From an optimization exercise on the open Yosys and OpenROAD flow, aimed at small area; shortcuts taken in it are not production practice.
In this exercise RTL edits were held to simulation tests only and were not proved equivalent to the original.
The series may have gaps, and a smaller design here may also do less where the tests do not look.
The clock port is modelled as an ideal driver; clocking choices that lean on that would not hold on a real chip.
Power figures rest on the tool's default switching activity, not on a simulated workload.

--- flow/design.v: outline only ---
// module latency: 17 lines
// module RGB_YCbCr: 1637 lines
// module rgb_fa: 4 lines
// module rgb_maj: 3 lines
// module rgb_g2_1: 3 lines
// module rgb_g2_6: 3 lines
// module rgb_g2_7: 3 lines
// module rgb_g2_8: 3 lines
// module rgb_g2_9: 3 lines
// module rgb_g2_b: 3 lines
// module rgb_g2_d: 3 lines
// module rgb_g2_e: 3 lines
module RGB_YCbCr #(
	parameter	DSIZE	= 16,
	parameter	MSIZE	= 12
)(
	input				clock,
	input				invsync,
	input				inhsync,
	input				inde,
	input [DSIZE-1:0]	inR,
	input [DSIZE-1:0]	inG,
	input [DSIZE-1:0]	inB,
	output				outvsync,
	output				outhsync,
	output				outde,
	output[DSIZE-1:0]	outY,
	output[DSIZE-1:0]	outCb,
	output[DSIZE-1:0]	outCr
);
  // ...
==> flow/flow/run.sh <==
#!/bin/bash
# Own layout flow: the standard layout (standard.sh), unchanged synthesis, with:
#  - after synthesis, each maj3_2 cell is swapped for maj3_1 (same function, smaller);
#  - ports are buffered with the smallest buffer (buf_1) instead of clkdlybuf4s50_1;
#  - clock tree synthesis uses small clock buffers and inserts no dummy loads.
# Tool logs go to orfs/logs as in the standard flow; make's output to synth.log / flow.log.
set -euo pipefail
cd "$(dirname "$0")/.."
export BUFFER_PORTS_ARGS="-buffer_cell sky130_fd_sc_hd__buf_1"
export CTS_ARGS="-sink_clustering_enable -repair_clock_nets -dont_use_dummy_load -buf_list {sky130_fd_sc_hd__clkbuf_4 sky130_fd_sc_hd__clkbuf_8}"
bash standard.sh synth > synth.log 2>&1
R=orfs/results/${FLOW_PLATFORM:-sky130hd}/RGB_YCbCr/base
sed -i 's/sky130_fd_sc_hd__maj3_2 /sky130_fd_sc_hd__maj3_1 /' $R/1_2_yosys.v
rm -f $R/1_synth.odb $R/1_synth.sdc
bash standard.sh > flow.log 2>&1
==> flow/standard.sh <==
#!/bin/bash
# synth_recipe.tcl (not shown) runs the flow's synth.tcl, then flattens the netlist and writes it again
# the make line also repeats each setting of config.mk as NAME=value (left out here)
make -C /OpenROAD-flow-scripts/flow DESIGN_CONFIG=/design/flow/config.mk WORK_HOME=/design/flow/orfs CLKGATE_MAP_FILE= SYNTH_SCRIPT=/design/flow/synth_recipe.tcl "${@:-finish}"
==> flow/config.mk <==
export PLATFORM = sky130hd
export DESIGN_NAME = RGB_YCbCr
export DESIGN_NICKNAME = RGB_YCbCr
export VERILOG_FILES = /design/flow/design.v
export SDC_FILE = /design/flow/constraint.sdc
export NUM_CORES = 4
export LEC_CHECK = 0
export CAP_MARGIN = 20
export CORE_MARGIN = 2
export CORE_UTILIZATION = 60
export GPL_TIMING_DRIVEN = 0
export PLACE_DENSITY = 0.75
export SLEW_MARGIN = 20
export SYNTH_HIERARCHICAL = 1
export SYNTH_MINIMUM_KEEP_SIZE = 0
==> flow/constraint.sdc <==
create_clock -name core_clock -period 7.0 [get_ports {clock}]
set_input_delay 1.4000 -clock core_clock [delete_from_list [all_inputs] [get_ports {clock}]]
set_output_delay 1.4000 -clock core_clock [all_outputs]
set_load 0.01 [all_outputs]
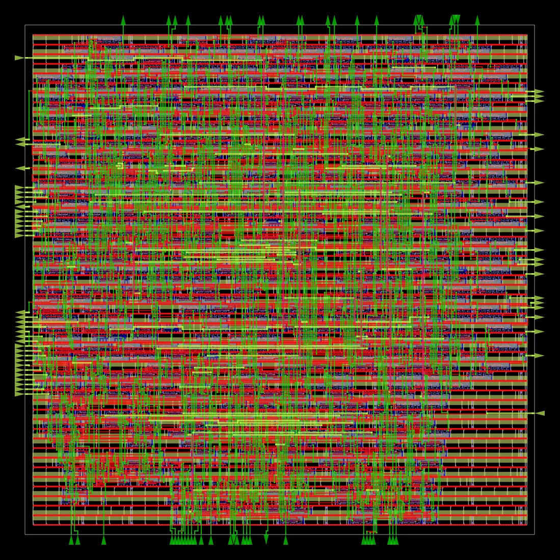
(run_1/routed.png)
GRT Util Overall: 26.5%
DR WL/cell: 21.0 um
Highest Signal Layer: met4
Post-Route WL: 23,900 um

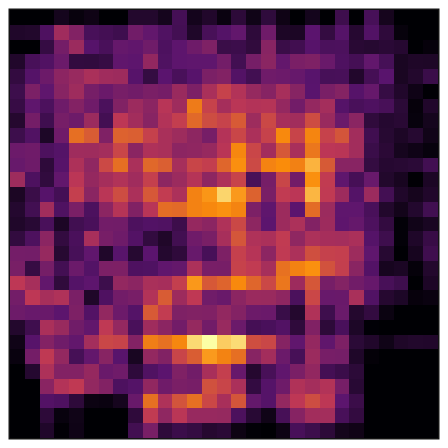
(run_1/route_heat.png)
The die is cut into 29 by 29 equal tiles; black is low, pale yellow is high, scaled to the fullest tile. Values are wire area over tile area, all layers added.
- mean over tiles: 0.18
- nearly empty tiles: 9.8%
- emptiest ninth of the die: bottom right
- densest ninth of the die: middle

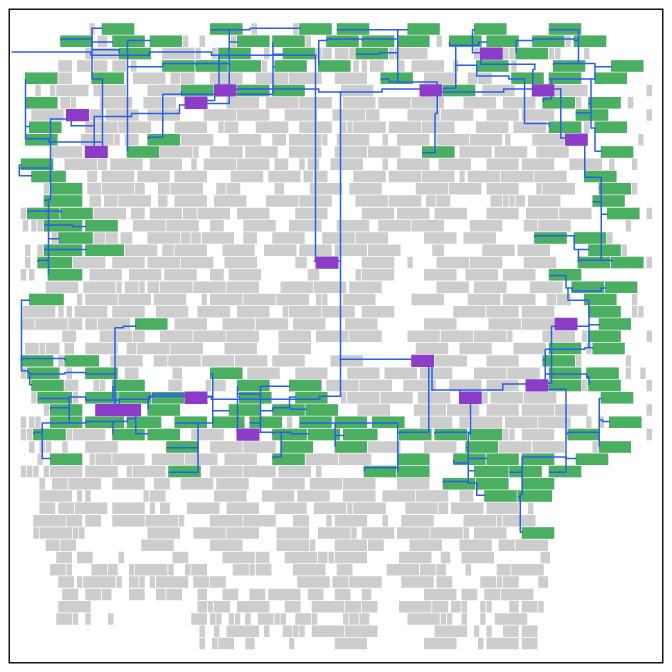
(run_1/clock_wires.png)
- clock wires: blue (length 1,680 um)
- flip-flops: green (count 157)
- clock-net drivers: purple (count 17)
- flops lie: widely spread
- routed clock nets: 18

==> impl_metrics.env, run 1 <==
export IMPL_critical_path_startpoint_type="flip-flop"
export IMPL_htree_levels=4
export IMPL_finalSetupViolCount=0
export IMPL_vias_per_cell=5.19
export IMPL_cp_end_kind="flip-flop"
export IMPL_antenna_found_initial=0
export IMPL_rr_worst_depth=17
export IMPL_top_usage_layer="met2"
export IMPL_synth_cell_type_count=11
export IMPL_core_um2=19400
export IMPL_synth_seq_area_share_pct=26.5
export IMPL_fin_crit_ps=6730
export IMPL_grt_pass1_vias=7246
export IMPL_port_buffer_count=102
export IMPL_final_common_cell="fa_1"
export IMPL_critPathKind="reg -> reg"
export IMPL_internal_power_uw=3380
export IMPL_switching_share_pct=41.3
export IMPL_synthCells=747
export IMPL_period_share_pct=96.1
export IMPL_initial_core_util_pct=60.9
export IMPL_status="timing/DRC/antenna clean"
export IMPL_use_met2_pct=43.1
export IMPL_final_cell_mix="fa_1 (357), dfxtp_1 (140), buf_1 (102), inv_1 (71), maj3_1 (53)"
export IMPL_antenna_cells=0
export IMPL_max_freq_mhz=149
export IMPL_clkPwrFrac_pct=8.4
export IMPL_synth_seq_cells=157
export IMPL_power_leakage_uw=0.00501
export IMPL_ys_area_um2=11900
export IMPL_hold_path_class="reg -> reg"
export IMPL_crit_arrival_ps=7100
export IMPL_drt_iter0_markers=278
export IMPL_yosys_top_cells_area="fa_1 (60%), dfxtp_1 (26%), maj3_2 (5.0%)"
export IMPL_rows=51
export IMPL_syn_nets=1156
export IMPL_grt_use_met3_pct=9.50
export IMPL_required_ps=7370
export IMPL_cap_violations=0
export IMPL_cts_buffers=17
export IMPL_worst_pin_slew_ps=964
export IMPL_grtUsageMet1_pct=34.8
export IMPL_skew_ps=18.4
export IMPL_drive_above_1_share_pct=5.48
export IMPL_cts_tree="yes"
export IMPL_avgSynthCellArea_um2=15.8
export IMPL_grt_pass1_wl_um=38800
export IMPL_layout_nets=1287
export IMPL_finalHoldViolCount=0
export IMPL_yosysWarningCount=9
export IMPL_die_h_um=144
export IMPL_overflow=0
export IMPL_p_switching_uw=2370
export IMPL_clkTransAtPathRegs_ps=80
export IMPL_clock_sinks=157
export IMPL_yosysTopAreaCell="fa_1"
export IMPL_cts_max_path_buffers=2
export IMPL_routabilityCongestion=0.916
export IMPL_powerDensity_nw_per_um2=446
export IMPL_seqPwrFrac_pct=27.2
export IMPL_regToRegSetupSlack_ps=270
export IMPL_peakVddDrop_uv=368
export IMPL_relSlewSlack_pct=35.6
export IMPL_hpwl_um=19600
export IMPL_root_buffer="clkbuf_8"
export IMPL_drt_first_pass_iters=4
export IMPL_path_max_fanout=11
export IMPL_area_growth_pct=9.08
export IMPL_syn_cell_area_um2=11800
export IMPL_report_final_slew_viol_count=0
export IMPL_grt_max_degree=17
export IMPL_p_comb_share_pct=64.4
export IMPL_fin_util_pct=66.4
export IMPL_die_w_um=144
export IMPL_ioPinCount=103
export IMPL_fin_ws_ps=274
export IMPL_hold_path_depth=0
export IMPL_drc=0
export IMPL_place_ws_ps=-307
export IMPL_synth_top_area_share_pct=60.2
export IMPL_rsz0062_at_grt="no"
export IMPL_clkLatencyLatePin_ps=450
export IMPL_vias=5917
export IMPL_dieArea_um2=20800
export IMPL_ant_nets=0
## run 1: final cells by class
cell class,count,area [um2]
Multi-Input combinational cell,515,8380
Fill cell,1430,6520
Sequential cell,157,3180
Timing Repair Buffer,112,458
Tap cell,265,332
Inverter,75,297
Clock buffer,17,234
## run 1: Yosys cell counts, drive strengths merged
cell type and n:
fa 357, xnor2 11, dfxtp 157, inv 75
xor2 31, and2 20, or2 13, nand2 4
nor2 18, maj3 53, nand2b 8
## run 1: metrics by stage
step | hold WS (ps) | power [uW] | cells | TNS, ps | area, um2
floorplan | 310 | 4240 | 747 | 0 | 11800
global placement | 310 | 5180 | 1114 | -503 | 12500
detailed placement | 312 | 5340 | 1114 | -990 | 12500
CTS | 309 | 5850 | 1135 | 0 | 12800
global route | 310 | 6450 | 1141 | 0 | 12900
finish | 309 | 5750 | 1141 | 0 | 12900
## run 1: kinds of logic (layout without fill, tap and decap cells)
kind of cell | count (synthesis) | count (layout) | synth area share, %
adders and majority gates | 410 | 410 | 65.2
buffers and inverters | 75 | 204 | 2.37
xor gates and xnor gates | 42 | 42 | 3.10
and+or+nand+nor | 63 | 63 | 2.86
DFF | 157 | 157 | 26.5
## run 1: critical path: stages (launching register included)
cell	delay, ps
dfxtp_1	950
fa_1	580
fa_1	460
fa_1	480
fa_1	420
fa_1	390
fa_1	410
or2_1	260
fa_1	400
nor2_1	190
nand2b_1	110
fa_1	380
fa_1	400
or2_1	250
fa_1	400
or2_1	270
nor2_1	150
xor2_1	150
## run 1: power groups by stage
stage	clock, uW	combinational [uW]	sequential (uW)
4_1_cts	501	3780	1570
3_5_place_dp	0	3750	1590
2_1_floorplan	0	2650	1600
6_report	484	3700	1560
3_3_place_gp	0	3610	1570
5_1_grt	533	4320	1600
## run 1: routing by layer
metal,up-vias,wire [um]
li1,2487,-
met1,3218,9340
met2,183,12400
met3,29,1840
met4,0,396
met5,-,0
## run 1: timing repair
| item | CTS | global route |
|---|---|---|
| gates resized for setup | 7 | 19 |
| endpoints found under the setup margin | 6 | 6 |
| hold buffers | 0 | 0 |
| pin swaps | 0 | 0 |
| buffers inserted | 4 | 6 |
==> run 2: changes to the inputs <==
--- a/flow/flow/run.sh
+++ b/flow/flow/run.sh
@@ -8,5 +8,5 @@
 cd "$(dirname "$0")/.."
 export BUFFER_PORTS_ARGS="-buffer_cell sky130_fd_sc_hd__buf_1"
-export CTS_ARGS="-sink_clustering_enable -repair_clock_nets -dont_use_dummy_load -buf_list {sky130_fd_sc_hd__clkbuf_4 sky130_fd_sc_hd__clkbuf_8}"
+export CTS_ARGS="-sink_clustering_enable -repair_clock_nets -dont_use_dummy_load -buf_list {sky130_fd_sc_hd__clkbuf_4} -sink_clustering_size 8 -sink_clustering_max_diameter 40"
 bash standard.sh synth > synth.log 2>&1
 R=orfs/results/${FLOW_PLATFORM:-sky130hd}/RGB_YCbCr/base
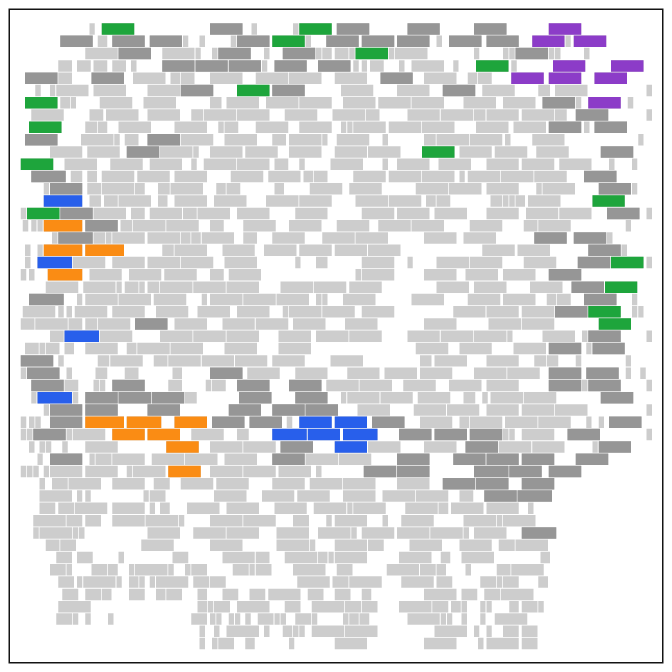
(run_2/ff_map.png)
Other sequential cells in the stronger grey, the rest of the logic in the fainter grey.
- q1R: orange (flops 11)
- lat_sync.ltc: purple (flops 9; where top right)
- Y_q: green (flops 16)
- q1B: blue (flops 10)
Seq. pwr: 1560 uW
Seq/total area: 24.9%
Seq. cell area: 3180 um2
Core Util, Final: 65.7%

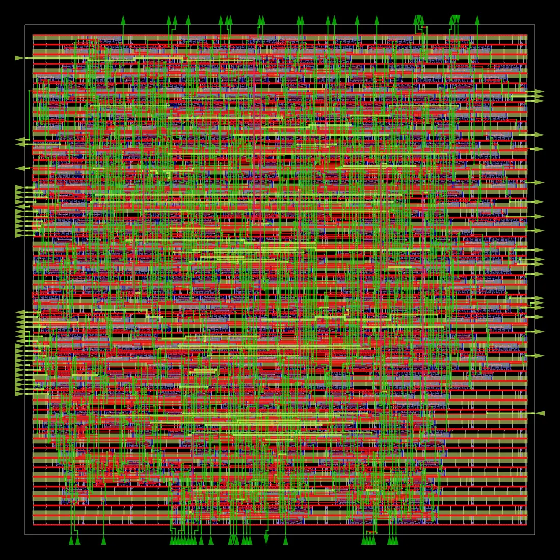
(run_2/routed.png)
met1 wire length: 9330 um
Via Count: 5,897

==> run 2 against run 1 <==
Net effect: global-route usage shrank 0.070 points; clock power shrank 25%; synthesized area is the same; non-clock buffer count shrank 4; worst setup slack gained 24 ps; combinational power is essentially flat; cell count shrank 0.35%; maximum frequency grew 0.36%; still clean on timing, DRC and antenna; highest routed layer unchanged; clock skew grew 16 ps; worst hold slack lost 3.7 ps; routed wire length shrank 0.66%; synthesized cell count is the same.
==> impl_metrics.env, run 2 <==
export IMPL_synthCells=747
export IMPL_synth_top_cells_by_count="fa_1 (357), dfxtp_1 (157), inv_1 (75)"
export IMPL_synth_seq_cells=157
export IMPL_fin_crit_ps=6700
export IMPL_final_common_cell="fa_1"
export IMPL_relSlewSlack_pct=38.3
export IMPL_htree_levels=4
export IMPL_fin_cells=1137
export IMPL_placedCellCount=1114
export IMPL_yosysWarningCount=9
export IMPL_final_cell_mix="fa_1 (357), dfxtp_1 (139), buf_1 (102), inv_1 (73), maj3_1 (53)"
export IMPL_avgSynthCellArea_um2=15.8
export IMPL_cp_end_kind="flip-flop"
export IMPL_die_h_um=144
export IMPL_cp_top_family="adder cells"
export IMPL_antenna_found_initial=0
export IMPL_fillers=1444
export IMPL_use_met2_pct=43.1
export IMPL_required_ps=7400
export IMPL_core_um2=19400
export IMPL_drt_iter0_markers=275
export IMPL_cpPeakStageDelay_ps=580
export IMPL_grt_max_degree=17
export IMPL_hold_path_class="reg -> reg"
export IMPL_path_max_fanout=7
export IMPL_status="timing/DRC/antenna clean"
export IMPL_rr_worst_depth=18
export IMPL_top_usage_layer="met2"
export IMPL_port_buffer_count=102
export IMPL_hold_worst_slack_ps=306
export IMPL_layout_nets=1283
export IMPL_crit_top_cell="fa_1"
export IMPL_grt_use_met3_pct=9.17
export IMPL_track_usage_pct=26.4
export IMPL_ys_area_um2=11900
export IMPL_dieArea_um2=20800
export IMPL_clkTransAtPathRegs_ps=120
export IMPL_hold_path_depth=0
export IMPL_power_uw=5640
export IMPL_path_cells="clkinvlp_4, buf_4, fa_1, fa_1, fa_1, fa_1, fa_1, fa_1, and2_1, fa_1, and2_1, and2_1, and2_1, fa_1, fa_1, and2_1, fa_1, fa_1"
export IMPL_vias_per_cell=5.19
export IMPL_grt_pass1_wl_um=38800
export IMPL_rows=51
export IMPL_finalHoldViolCount=0
export IMPL_critPathKind="reg -> reg"
export IMPL_cts_tree="yes"
export IMPL_yosys_top_cells_area="fa_1 (60%), dfxtp_1 (26%), maj3_2 (5.0%)"
export IMPL_routabilityCongestion=0.916
export IMPL_routedWlPerCell_um=20.9
export IMPL_synth_cell_type_count=11
export IMPL_cap_violations=0
export IMPL_worst_pin_slew_ps=925
export IMPL_cts_buffers=17
export IMPL_cts_max_path_buffers=2
export IMPL_peakVddDrop_uv=389
export IMPL_synth_ff_type="dfxtp_1"
export IMPL_die_w_um=144
export IMPL_ant_nets=0
export IMPL_powerDensity_nw_per_um2=443
export IMPL_grtUsageMet1_pct=34.8
export IMPL_cts_hold_buf=0
export IMPL_finalSetupViolCount=0
export IMPL_synth_edf_count=0
export IMPL_syn_cell_area_um2=11800
export IMPL_area_growth_pct=7.87
export IMPL_critical_path_startpoint_type="flip-flop"
export IMPL_syn_nets=1156
export IMPL_grt_pass1_vias=7255
export IMPL_yosysTopAreaCell="fa_1"
export IMPL_max_freq_mhz=149
export IMPL_rsz0062_at_grt="no"
export IMPL_clkLatencyLatePin_ps=540
export IMPL_antenna_cells=0
export IMPL_ys_async_sr_fraction_pct=0
export IMPL_period_share_pct=95.7
export IMPL_initial_core_util_pct=60.9
export IMPL_crit_arrival_ps=7110
export IMPL_ioPinCount=103
export IMPL_overflow=0
export IMPL_yosysMostFrequentCell="fa_1"
export IMPL_skew_ps=34.3
export IMPL_drt_first_pass_iters=6
export IMPL_synth_seq_area_share_pct=26.5
export IMPL_hpwl_um=19600
export IMPL_root_buffer="clkbuf_4"
export IMPL_path_depth=18
export IMPL_slowest_stage="fa_1"
export IMPL_drc=0
export IMPL_power_leakage_uw=0.00496
export IMPL_path_buf_inv=2
export IMPL_report_final_slew_viol_count=0
export IMPL_clock_sinks=157
export IMPL_wl_um=23800
-- run 2: cell counts after synthesis --
Identical to the previous run, type by type.
-- run 2: logic make-up (layout without fill, tap and decap cells) --
group         count (synthesis)  after routing  share of synthesized area, %
buf+inv                      75            200                          2.37
xor+xnor                     42             42                          3.10
flops                       157            157                          26.5
fa+ha+maj                   410            410                          65.2
simple gates                 63             63                          2.86
-- run 2: final cells by class --
class	count	area, um2	share of cell area [%]
Clock buffer	17	128	1.00
Inverter	75	289	2.27
Multi-Input combinational cell	515	8380	65.8
Sequential cell	157	3180	24.9
Tap cell	265	332	2.60
Timing Repair Buffer	108	428	3.36
-- run 2: routing by layer --
layer / share of wire, % / vias up / wire, um
met4: 1.7 / 0 / 406
met3: 7.3 / 27 / 1750
li1: - / 2477 / -
met2: 52 / 175 / 12300
met5: 0 / - / 0
met1: 39 / 3218 / 9330
-- run 2: stage by stage --
step	worst slack, ps	area, um2	util (%)	TNS (ps)
floorplan	442	11800	-	0
global placement	-202	12500	64.6	-503
detailed placement	-307	12500	64.6	-990
CTS	46.0	12700	65.4	0
global route	12.2	12700	65.7	0
finish	298	12700	65.7	0
-- run 2: what timing repair did --
item,4_1_cts,5_1_grt
endpoints found under the hold margin,0,0
gates resized for setup,7,18
setup endpoints to repair,6,6
setup buffers,4,2
-- run 2: where the power goes --
part           switching, uW  internal, uW  leakage, uW  total (uW)
clock                    253           111    0.0000782         364
combinational           1930          1790      0.00355        3720
sequential               181          1380      0.00133        1560
total                   2360          3280      0.00496        5640
==> run 3: changes to the inputs <==
==> flow/flow/run.sh (replaced) <==
#!/bin/bash
# Own layout flow: the standard layout (standard.sh), unchanged synthesis, with:
#  - after synthesis, each maj3_2 cell is swapped for maj3_1 (same function, smaller);
#  - ports are buffered with the smallest buffer (buf_1) instead of clkdlybuf4s50_1;
#  - clock tree synthesis uses clkbuf_4 and inserts no dummy loads; after it, clock buffers
#    that drive a slow edge are upsized (flow/post_cts.tcl).
# Tool logs go to orfs/logs as in the standard flow; make's output to synth.log / flow.log.
set -euo pipefail
cd "$(dirname "$0")/.."
export BUFFER_PORTS_ARGS="-buffer_cell sky130_fd_sc_hd__buf_1"
export CTS_ARGS="-sink_clustering_enable -repair_clock_nets -dont_use_dummy_load -buf_list {sky130_fd_sc_hd__clkbuf_4}"
export POST_CTS_TCL="$(pwd)/flow/post_cts.tcl"
bash standard.sh synth > synth.log 2>&1
R=orfs/results/${FLOW_PLATFORM:-sky130hd}/RGB_YCbCr/base
sed -i 's/sky130_fd_sc_hd__maj3_2 /sky130_fd_sc_hd__maj3_1 /' $R/1_2_yosys.v
rm -f $R/1_synth.odb $R/1_synth.sdc
bash standard.sh > flow.log 2>&1
==> flow/flow/post_cts.tcl (new file) <==
# Sourced by ORFS at the end of clock tree synthesis (POST_CTS_TCL): a clock buffer whose
# sinks see a slow clock edge is swapped for the next larger clock buffer, then the
# placement is legalised again.
estimate_parasitics -placement
set upsized 0
foreach net [get_nets clknet_*] {
  set maxs 0
  set drv ""
  foreach pin [get_pins -of_objects $net] {
    if {[get_property $pin direction] == "output"} {
      set drv [get_property $pin instance]
      continue
    }
    set s [get_property $pin slew_max]
    if {$s > $maxs} { set maxs $s }
  }
  if {$drv != "" && $maxs > 0.095 && [get_property $drv ref_name] == "sky130_fd_sc_hd__clkbuf_4"} {
    replace_cell $drv sky130_fd_sc_hd__clkbuf_8
    incr upsized
  }
}
puts "post_cts: upsized $upsized clock buffers"
if {$upsized > 0} {
  detailed_placement
  check_placement -verbose
  estimate_parasitics -placement
}
--- a/flow/config.mk
+++ b/flow/config.mk
@@ -8,7 +8,6 @@
 export CAP_MARGIN = 20
 export CORE_MARGIN = 2
-export CORE_UTILIZATION = 60
+export CORE_UTILIZATION = 40
 export GPL_TIMING_DRIVEN = 0
-export PLACE_DENSITY = 0.75
 export SLEW_MARGIN = 20
 export SYNTH_HIERARCHICAL = 1
==> run 3 against run 2 <==
Net effect: the flow now stops in clock tree synthesis; synthesized area is the same; synthesized cell count is the same.
==> impl_metrics.env, run 3 <==
export IMPL_port_buffer_count=102
export IMPL_initial_core_util_pct=40.9
export IMPL_synth_cell_type_count=11
export IMPL_failing_step="clock tree synthesis"
export IMPL_ys_async_sr_fraction_pct=0
export IMPL_status="aborted with a tool error"
export IMPL_synth_edf_count=0
export IMPL_synth_seq_area_share_pct=26.5
export IMPL_clock_sinks=157
export IMPL_error="Error: cts.tcl, 90 pin objects do not have a instance property."
export IMPL_syn_cell_area_um2=11800
export IMPL_synth_top_area_share_pct=60.2
export IMPL_yosysWarningCount=9
export IMPL_yosysMostFrequentCell="fa_1"
export IMPL_hpwl_um=19400
export IMPL_ioPinCount=103
export IMPL_yosysTopAreaCell="fa_1"
export IMPL_synth_seq_cells=157
export IMPL_die_h_um=176
export IMPL_avgSynthCellArea_um2=15.8
export IMPL_die_w_um=176
export IMPL_synthCells=747
export IMPL_rows=62
export IMPL_yosys_top_cells_area="fa_1 (60%), dfxtp_1 (26%), maj3_2 (5.0%)"
export IMPL_synth_top_cells_by_count="fa_1 (357), dfxtp_1 (157), inv_1 (75)"
export IMPL_synth_ff_type="dfxtp_1"
export IMPL_placedCellCount=1233
export IMPL_syn_nets=1156
export IMPL_routabilityCongestion=0.832
export IMPL_ys_area_um2=11900
[run 3: cell counts after synthesis]
No cell type changed its count.
[run 3: cells by family after synthesis]
group,count (synthesis),synth area share [%]
buffers and inverters,75,2.37
AND/OR/NAND/NOR,63,2.86
XOR/XNOR,42,3.10
flip-flops,157,26.5
adder cells (fa/ha/maj),410,65.2
[run 3: power groups by stage]
stage | clock network (uW) | logic, uW | registers (uW)
global placement | 0 | 3910 | 1570
floorplan | 0 | 2650 | 1600
detailed placement | 0 | 3940 | 1580
[run 3: through the flow]
| step | hold slack [ps] | power (uW) | cell area, um2 | setup slack, ps | TNS (ps) |
|---|---|---|---|---|---|
| floorplan | 310 | 4240 | 11800 | 442 | 0 |
| global placement | 310 | 5480 | 12700 | -339 | -1210 |
| detailed placement | 312 | 5510 | 12700 | -424 | -1520 |
==> run 4: changes to the inputs <==
==> flow/flow/post_cts.tcl (replaced) <==
# Sourced by ORFS at the end of clock tree synthesis (POST_CTS_TCL): a clkbuf_4 that
# drives 11 or more clock sinks is swapped for clkbuf_8, so that every flip-flop clock
# pin keeps a fast edge; the placement is then legalised again.
set upsized 0
foreach net [get_nets clknet_*] {
  set drv ""
  set n 0
  foreach pin [get_pins -of_objects $net] {
    set inst [get_cells -quiet -of_objects $pin]
    if {[llength $inst] == 0} { continue }
    if {[get_property $pin direction] == "output"} {
      set drv $inst
    } else {
      incr n
    }
  }
  if {$drv != "" && $n >= 11 && [get_property $drv ref_name] == "sky130_fd_sc_hd__clkbuf_4"} {
    replace_cell $drv sky130_fd_sc_hd__clkbuf_8
    puts "up [get_full_name $drv] $n"
    incr upsized
  }
}
puts "post_cts: upsized $upsized clock buffers"
if {$upsized > 0} {
  detailed_placement
  check_placement -verbose
  estimate_parasitics -placement
}
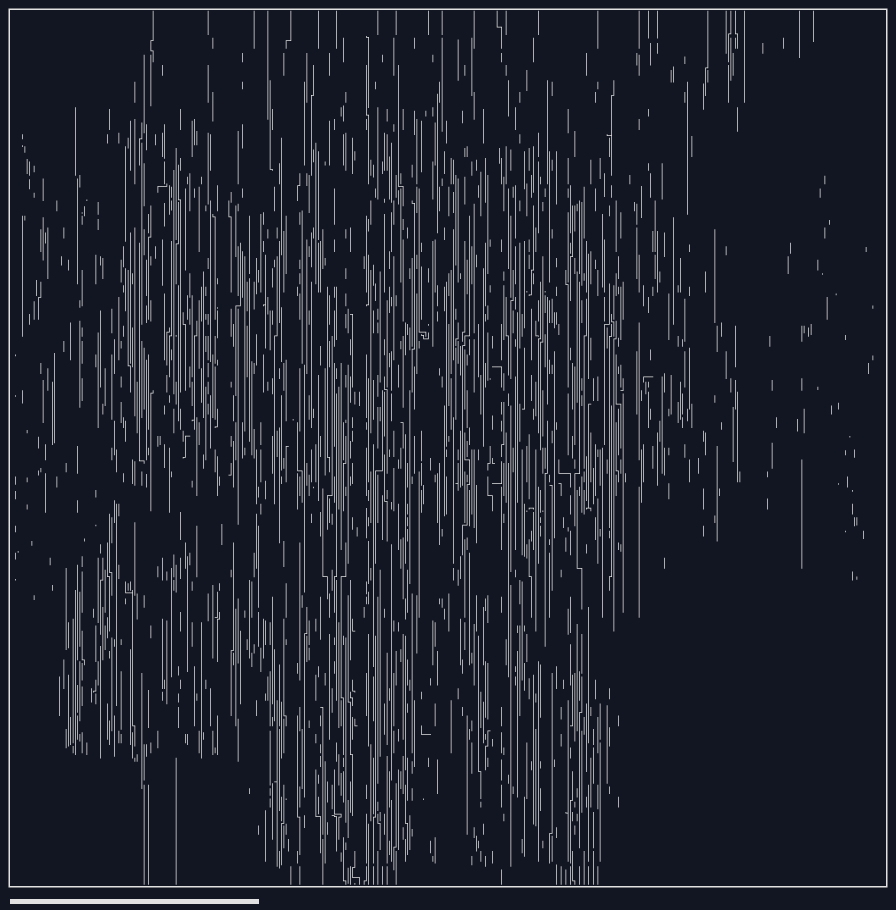
(run_4/m2.png)
Bar = 50 um.
- nets with wire on the layer: 1,088
- longest straight run: 58.6 um
- share of all routed wire: 50%
- main direction: vertical

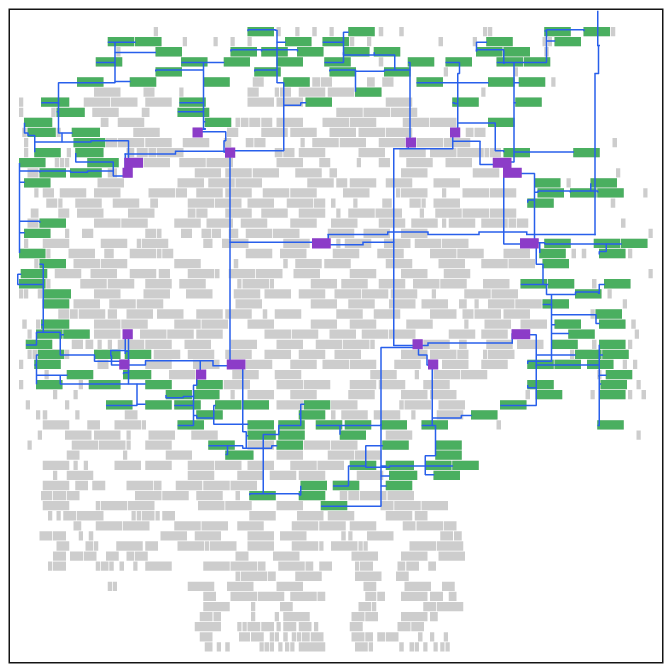
(run_4/clock_wires.png)
- clock wires: blue (length 1,860 um)
- flip-flops: green (count 157)
- clock-net drivers: purple (count 17)
- flops lie: widely spread
Clk Latency, worst-skew pair: 450 ps
Clk power: 422 uW
Clock Power Share: 7.3%

==> run 4 against run 3 <==
Net effect: the run now finishes clean; synthesized cell count did not move; synthesized area is the same.
==> impl_metrics.env, run 4 <==
export IMPL_status="timing/DRC/antenna clean"
export IMPL_cp_end_kind="flip-flop"
export IMPL_yosys_top_cells_area="fa_1 (60%), dfxtp_1 (26%), maj3_2 (5.0%)"
export IMPL_relSlewSlack_pct=39.6
export IMPL_placedCellCount=1233
export IMPL_rsz0062_at_grt="yes"
export IMPL_clkTransAtPathRegs_ps=90
export IMPL_routedWlPerCell_um=18.7
export IMPL_power_leakage_uw=0.00498
export IMPL_fillers=2639
export IMPL_path_max_fanout=11
export IMPL_hold_worst_slack_ps=328
export IMPL_track_usage_pct=17.2
export IMPL_vias=5686
export IMPL_synth_top_area_share_pct=60.2
export IMPL_grt_pass1_vias=7002
export IMPL_drt_first_pass_iters=4
export IMPL_ys_async_sr_fraction_pct=0
export IMPL_clock_sinks=157
export IMPL_syn_nets=1156
export IMPL_hpwl_um=19400
export IMPL_antenna_cells=0
export IMPL_layout_nets=1283
export IMPL_area_growth_pct=9.50
export IMPL_finalHoldViolCount=0
export IMPL_required_ps=7370
export IMPL_routabilityCongestion=0.832
export IMPL_max_freq_mhz=149
export IMPL_fin_ws_ps=278
export IMPL_yosysWarningCount=9
export IMPL_yosysMostFrequentCell="fa_1"
export IMPL_yosysTopAreaCell="fa_1"
export IMPL_multi_input_area_um2=8380
export IMPL_port_buffer_count=102
export IMPL_skew_ps=39.2
export IMPL_worst_pin_slew_ps=907
export IMPL_wl_um=23500
export IMPL_crit_arrival_ps=7090
export IMPL_synth_cell_type_count=11
export IMPL_synth_seq_area_share_pct=26.5
export IMPL_initial_core_util_pct=40.9
export IMPL_dieArea_um2=30900
export IMPL_syn_cell_area_um2=11800
export IMPL_die_h_um=176
export IMPL_drc=0
export IMPL_synthCells=747
export IMPL_synth_edf_count=0
export IMPL_core_um2=28900
export IMPL_period_share_pct=96.0
export IMPL_report_final_slew_viol_count=0
export IMPL_fin_crit_ps=6720
export IMPL_powerDensity_nw_per_um2=450
export IMPL_rows=62
export IMPL_hold_path_depth=0
export IMPL_cts_tree="yes"
export IMPL_hold_path_class="reg -> reg"
export IMPL_power_uw=5820
export IMPL_grt_pass1_wl_um=38900
export IMPL_synth_seq_cells=157
export IMPL_final_common_cell="fa_1"
export IMPL_regToRegSetupSlack_ps=280
export IMPL_fin_cells=1256
export IMPL_avgSynthCellArea_um2=15.8
export IMPL_overflow=0
export IMPL_peakVddDrop_uv=372
export IMPL_ys_area_um2=11900
export IMPL_ioPinCount=103
export IMPL_critPathKind="reg -> reg"
export IMPL_drt_iter0_markers=215
export IMPL_antenna_found_initial=0
export IMPL_fin_util_pct=44.8
export IMPL_die_w_um=176
export IMPL_place_ws_ps=-424
export IMPL_synth_top_cells_by_count="fa_1 (357), dfxtp_1 (157), inv_1 (75)"
export IMPL_ff_latch_area_um2=3180
export IMPL_vias_per_cell=4.53
export IMPL_synth_ff_type="dfxtp_1"
export IMPL_grt_max_degree=17
==> run 4: per-stage QoR <==
step	TNS (ps)	cell area [um2]
finish	0	12900
detailed placement	-1520	12700
global placement	-1210	12700
global route	-33.3	12900
floorplan	0	11800
==> run 4: routing by layer <==
metal	vias to the layer above	track usage, %	share of wire, %
met3	12	3.01	3.0
li1	2478	-	-
met2	89	28.6	50
met4	0	3.06	0.89
met5	-	0	0
met1	3107	24.3	46
==> run 4: power breakdown <==
part           internal (uW)  switching [uW]
Clock                    155             267
Sequential              1380             168
Combinational           1830            2020
==> run 4: layout make-up <==
cell class	count	share of cell area [%]
multi-input combinational	515	64.8
sequential	157	24.6
tap	384	3.72
timing repair buffer	108	3.31
inverter	75	2.24
clock buffer	17	1.33
==> run 4: worst max-delay path, stage by stage, from the launching register on <==
cell and delay (ps):
dfxtp_4 530, inv_1 250, fa_1 530, fa_1 470, fa_1 520, fa_1 400
fa_1 420, fa_1 390, fa_1 420, fa_1 410, fa_1 420, nor2_1 180
nand2b_1 110, or2_1 250, fa_1 400, fa_1 410, or2_1 270, nor2_1 140
xnor2_1 140
==> run 4: cells by family (layout without fill, tap and decap cells) <==
family                     after synthesis  in the layout  share of synthesized area (%)
xor gates and xnor gates                42             42                           3.10
and+or+nand+nor                         63             63                           2.86
DFF                                    157            157                           26.5
buffers and inverters                   75            200                           2.37
adders and majority gates              410            410                           65.2
==> run 5: too many edits to list; what changed since run 4 <==
flow/design.v: 1687 -> 2145 lines; modules unchanged: 0
  latency: edited, 17 -> 22 lines
  RGB_YCbCr: edited, 1637 -> 2121 lines
  removed: rgb_fa, rgb_maj, rgb_g2_1, rgb_g2_6, rgb_g2_7, rgb_g2_8, rgb_g2_9, rgb_g2_b, rgb_g2_d, rgb_g2_e
==> module latency as of run 5 <==
module latency #(
	parameter	LAT		= 2,
	parameter	DSIZE	= 1
)(
	input					clk,
	input					rst_n,
	input [DSIZE-1:0]		d,
	output[DSIZE-1:0]		q
);
reg	[DSIZE-1:0]		ltc		[LAT-1:0];
always@(posedge clk,negedge rst_n)begin:GEN_LAT
integer II;
	if(~rst_n)begin
		for(II=0;II<LAT;II=II+1)
			ltc[II]		<= {DSIZE{1'b0}};
	end else begin
		ltc[0]	<= d;
		for(II=1;II<LAT;II=II+1)
			ltc[II]		<= ltc[II-1];
end end
assign	q	= ltc[LAT-1];
endmodule
==> flow/run.sh (new file) <==
#!/bin/bash
# synth_recipe.tcl (not shown) runs the flow's synth.tcl, then flattens the netlist and writes it again
# the make line also repeats each setting of config.mk as NAME=value (left out here)
make -C /OpenROAD-flow-scripts/flow DESIGN_CONFIG=/design/flow/config.mk WORK_HOME=/design/flow/orfs CLKGATE_MAP_FILE= SYNTH_SCRIPT=/design/flow/synth_recipe.tcl finish
--- a/flow/config.mk
+++ b/flow/config.mk
@@ -9,6 +9,3 @@
 export CORE_MARGIN = 2
 export CORE_UTILIZATION = 40
-export GPL_TIMING_DRIVEN = 0
 export SLEW_MARGIN = 20
-export SYNTH_HIERARCHICAL = 1
-export SYNTH_MINIMUM_KEEP_SIZE = 0
removed: flow/flow/run.sh
removed: flow/flow/post_cts.tcl
removed: flow/standard.sh
==> run 5 against run 4 <==
Net effect: total power rose by 13%; register-to-register slack improved by 1200 ps; maximum frequency grew 23%; critical endpoint is now r2_65.
==> impl_metrics.env, run 5 <==
export IMPL_hpwl_um=25500
export IMPL_path_max_fanout=7
export IMPL_cp_end_kind="flip-flop"
export IMPL_tns_ps=0
export IMPL_clkPwrFrac_pct=15.0
export IMPL_synth_seq_area_share_pct=25.1
export IMPL_cts_hold_buf=0
export IMPL_internal_power_uw=3880
export IMPL_clkLatencyLatePin_ps=440
export IMPL_synth_seq_cells=181
export IMPL_avgSynthCellArea_um2=11.8
export IMPL_port_buffer_count=102
export IMPL_area_growth_pct=12.8
export IMPL_slowest_stage="dfxtp_1"
export IMPL_cp_top_family="adder cells"
export IMPL_synthCells=1227
export IMPL_peakVddDrop_uv=242
export IMPL_syn_nets=1698
export IMPL_regToRegSetupSlack_ps=1530
export IMPL_place_ws_ps=1440
export IMPL_overflow=0
export IMPL_routedWlPerCell_um=17.4
export IMPL_antenna_cells=0
export IMPL_dieArea_um2=37600
export IMPL_synth_ff_type="dfxtp_1"
export IMPL_layout_nets=1773
export IMPL_ys_async_sr_fraction_pct=0
export IMPL_cts_setup_buffers=0
export IMPL_max_freq_mhz=183
export IMPL_hold_path_depth=0
export IMPL_skew_ps=12.5
export IMPL_required_ps=7330
export IMPL_rsz0062_at_grt="no"
export IMPL_status="timing/DRC/antenna clean"
export IMPL_period_share_pct=78.2
export IMPL_vias_per_cell=4.49
export IMPL_p_comb_share_pct=59.5
export IMPL_finalHoldViolCount=0
export IMPL_drc=0
export IMPL_final_cell_mix="inv_1 (454), fa_1 (356), dfxtp_1 (181), clkdlybuf4s50_1 (102), ha_1 (63)"
export IMPL_ant_nets=0
export IMPL_report_final_slew_viol_count=0
export IMPL_final_common_cell="inv_1"
export IMPL_grt_max_degree=17
export IMPL_cts_buffers=17
export IMPL_antenna_found_initial=0
export IMPL_clkTransAtPathRegs_ps=70
export IMPL_synth_edf_count=0
export IMPL_die_h_um=194
export IMPL_crit_arrival_ps=5810
export IMPL_drt_iter0_markers=371
export IMPL_rows=69
export IMPL_hold_path_class="reg -> reg"
export IMPL_cap_violations=0
export IMPL_powerDensity_nw_per_um2=404
export IMPL_fin_util_pct=45.8
export IMPL_htree_levels=4
export IMPL_critPathKind="reg -> reg"
export IMPL_cts_resized_gates=0
export IMPL_synth_top_area_share_pct=49.4
export IMPL_cts_tree="yes"
export IMPL_crit_top_cell="fa_1"
export IMPL_root_buffer="clkbuf_16"
export IMPL_drive_above_1_share_pct=3.27
export IMPL_clock_sinks=181
export IMPL_initial_core_util_pct=40.6
export IMPL_yosysMostFrequentCell="inv_1"
export IMPL_die_w_um=194
export IMPL_syn_cell_area_um2=14400
export IMPL_ioPinCount=103
export IMPL_yosysWarningCount=3
export IMPL_routabilityCongestion=0.938
export IMPL_core_um2=35600
export IMPL_critical_path_startpoint_type="flip-flop"
export IMPL_drt_first_pass_iters=7
export IMPL_synth_cell_type_count=49
export IMPL_path_cells="inv_1, fa_1, inv_1, fa_1, fa_1, fa_1, inv_1, fa_1, fa_1, fa_1, inv_1, ha_1, fa_1, ha_1"
export IMPL_synth_top_cells_by_count="inv_1 (454), fa_1 (356), dfxtp_1 (181)"
export IMPL_grt_pass1_wl_um=51400
export IMPL_switching_share_pct=41.0
export IMPL_cts_max_path_buffers=2
export IMPL_worst_pin_slew_ps=925
export IMPL_cpPeakStageDelay_ps=710
export IMPL_seqPwrFrac_pct=25.5
export IMPL_p_switching_uw=2690
export IMPL_path_depth=14
export IMPL_fin_crit_ps=5470
export IMPL_power_leakage_uw=0.00796
export IMPL_relSlewSlack_pct=38.2
export IMPL_grt_pass1_vias=9186
export IMPL_path_buf_inv=4
export IMPL_yosys_top_cells_area="fa_1 (49%), dfxtp_1 (25%), inv_1 (12%)"
export IMPL_wl_um=30900
export IMPL_yosysTopAreaCell="fa_1"
export IMPL_fin_ws_ps=1530
run 5: cell type report:
cell class,count,area (um2)
timing repair buffer,105,1040
clock buffer,20,457
tap,461,577
fill,3296,19300
inverter,455,1710
multi-input combinational,542,8740
clock inverter,12,143
sequential,181,3620
run 5: cell families (layout without fill, tap and decap cells):
logic type | Yosys count | count (layout) | synth area share (%)
and+or+nand+nor | 51 | 51 | 1.80
AOI/OAI and AO/OA | 58 | 58 | 2.90
adders and majority gates | 429 | 429 | 55.6
DFF | 181 | 181 | 25.1
buffers and inverters | 504 | 592 | 14.4
xor gates and xnor gates | 4 | 4 | 0.243
run 5: worst reg2reg max path: stages, from the launching register on:
cell	delay, ps
dfxtp_1	710
inv_1	370
fa_1	590
inv_1	50
fa_1	460
fa_1	430
fa_1	510
inv_1	50
fa_1	390
fa_1	410
fa_1	480
inv_1	40
ha_1	210
fa_1	390
ha_1	290
run 5: metrics by stage:
stage / hold WS, ps / power [uW] / instance area (um2) / cells
final: 322 / 6580 / 16300 / 1776
after global routing: 331 / 7480 / 16300 / 1776
after CTS: 323 / 6750 / 16300 / 1776
after detailed placement: 312 / 5680 / 15700 / 1744
after global placement: 310 / 5640 / 15700 / 1744
after floorplan: 310 / 4410 / 14400 / 1227
run 5: power groups by stage:
stage	logic (uW)	registers [uW]	clock network [uW]
after global routing	4710	1720	1050
after detailed placement	3980	1700	0
after global placement	3940	1700	0
after floorplan	2760	1650	0
final	3910	1680	986
after CTS	4060	1680	1010
run 5: routing by layer:
layer | share of wire [%] | up-vias | GRT usage [%]
li1 | - | 3540 | -
met1 | 44 | 4159 | 23.9
met2 | 49 | 208 | 30.1
met3 | 4.8 | 59 | 3.10
met4 | 2.5 | 0 | 5.61
met5 | 0 | - | 0
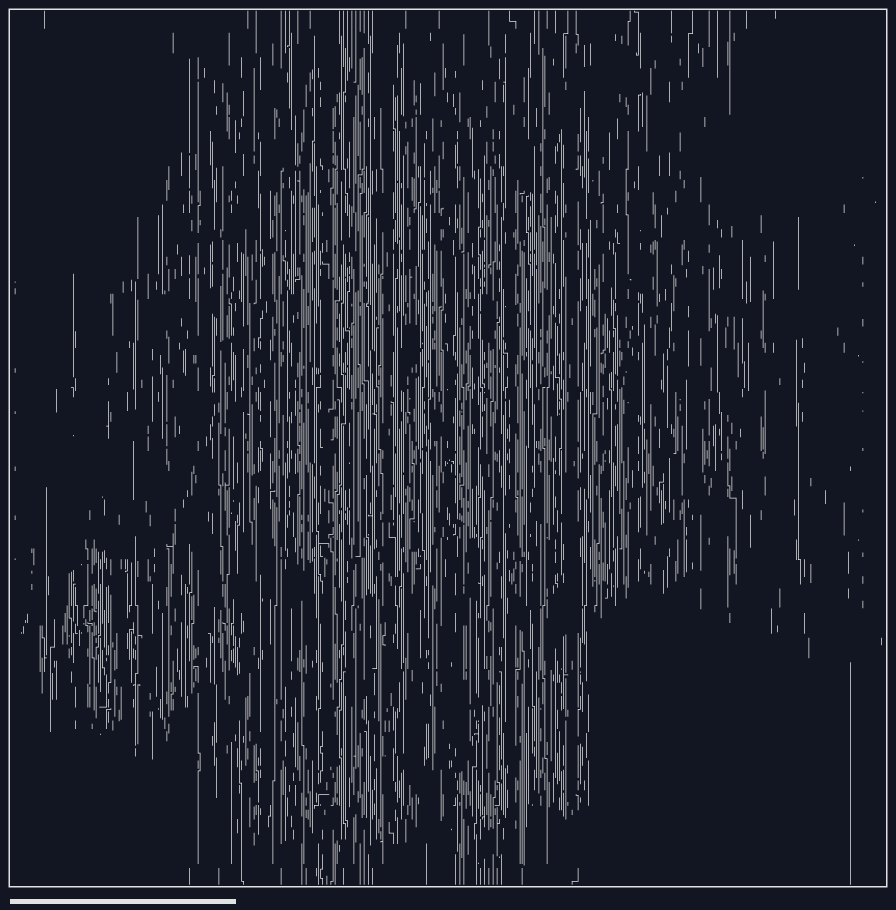
(run_5/m2.png)
Bar = 50 um.
- main direction: vertical
- wire length on this layer: 15,200 um
- share of all routed wire: 49%
- longest straight run: 59.5 um

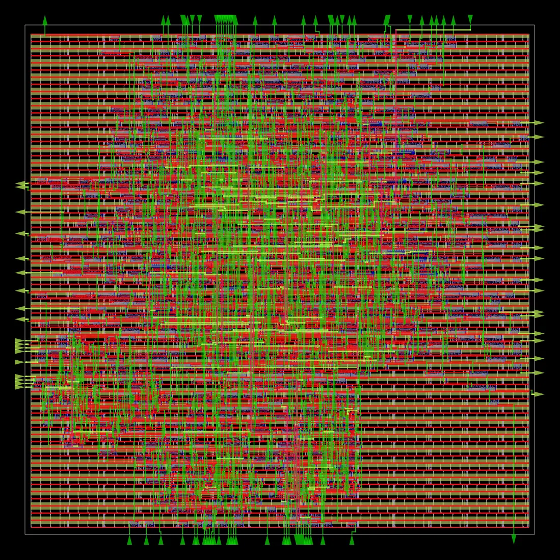
(run_5/routed.png)
met3 wire length: 1490 um
Via Count: 7,966
GRT Util Overall: 18.0%


==> gallery <==
Signal metal coverage by tile.
Plate I
The die is cut into 29 by 29 equal tiles; black is low, pale yellow is high, scaled to the fullest tile. Values are wire area over tile area, all layers added.
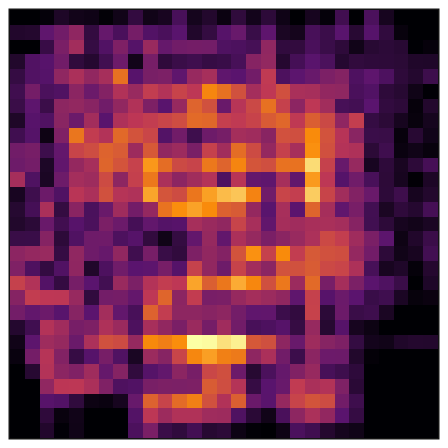
Plate II
The die is cut into 39 by 39 equal tiles; black is low, pale yellow is high, scaled to the fullest tile. Values are wire area over tile area, all layers added.
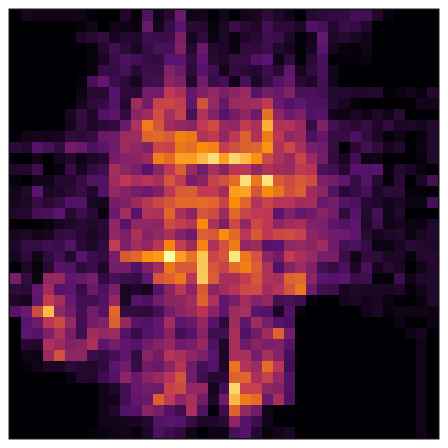
For run 5, see Plate II.
For run 2, see Plate I.

## static timing again, ports no longer ideal
The results above use ideal ports. As a check the final layouts listed here were re-extracted and re-timed, cells and wires unchanged.
Step 1: set_driving_cell puts a clkbuf_16 on clock and a buf_2 on each other input, an assumption about the parent block.
Step 2, shift: input delay + t, output delay - t, t = (earliest + latest rising clock arrival at the registers) / 2. This alone moves slack from input paths to output paths.
a / b / c = no drivers / after step 1 / after step 2; a / b = the first two.
run	t (ns)	setup WS [ns]	worst hold slack (ns)	worst register clock-pin slew, ns
run 1	0.476	0.274 / 0.274 / -0.160	0.309 / 0.309 / 0.309	0.08 / 0.08
run 2	0.557	0.298 / 0.298 / -0.156	0.306 / 0.306 / 0.306	0.12 / 0.12
run 4	0.473	0.278 / 0.278 / -0.151	0.328 / 0.328 / 0.328	0.11 / 0.11
run 5	0.483	1.525 / 1.525 / 1.511	0.322 / 0.322 / 0.322	0.07 / 0.07
Met with ideal ports but missed after step 2: setup timing in run 1, run 2 and run 4. The setup slack of run 2, which loses most, moves by 0.000 ns with the drivers and by -0.454 ns with both steps.
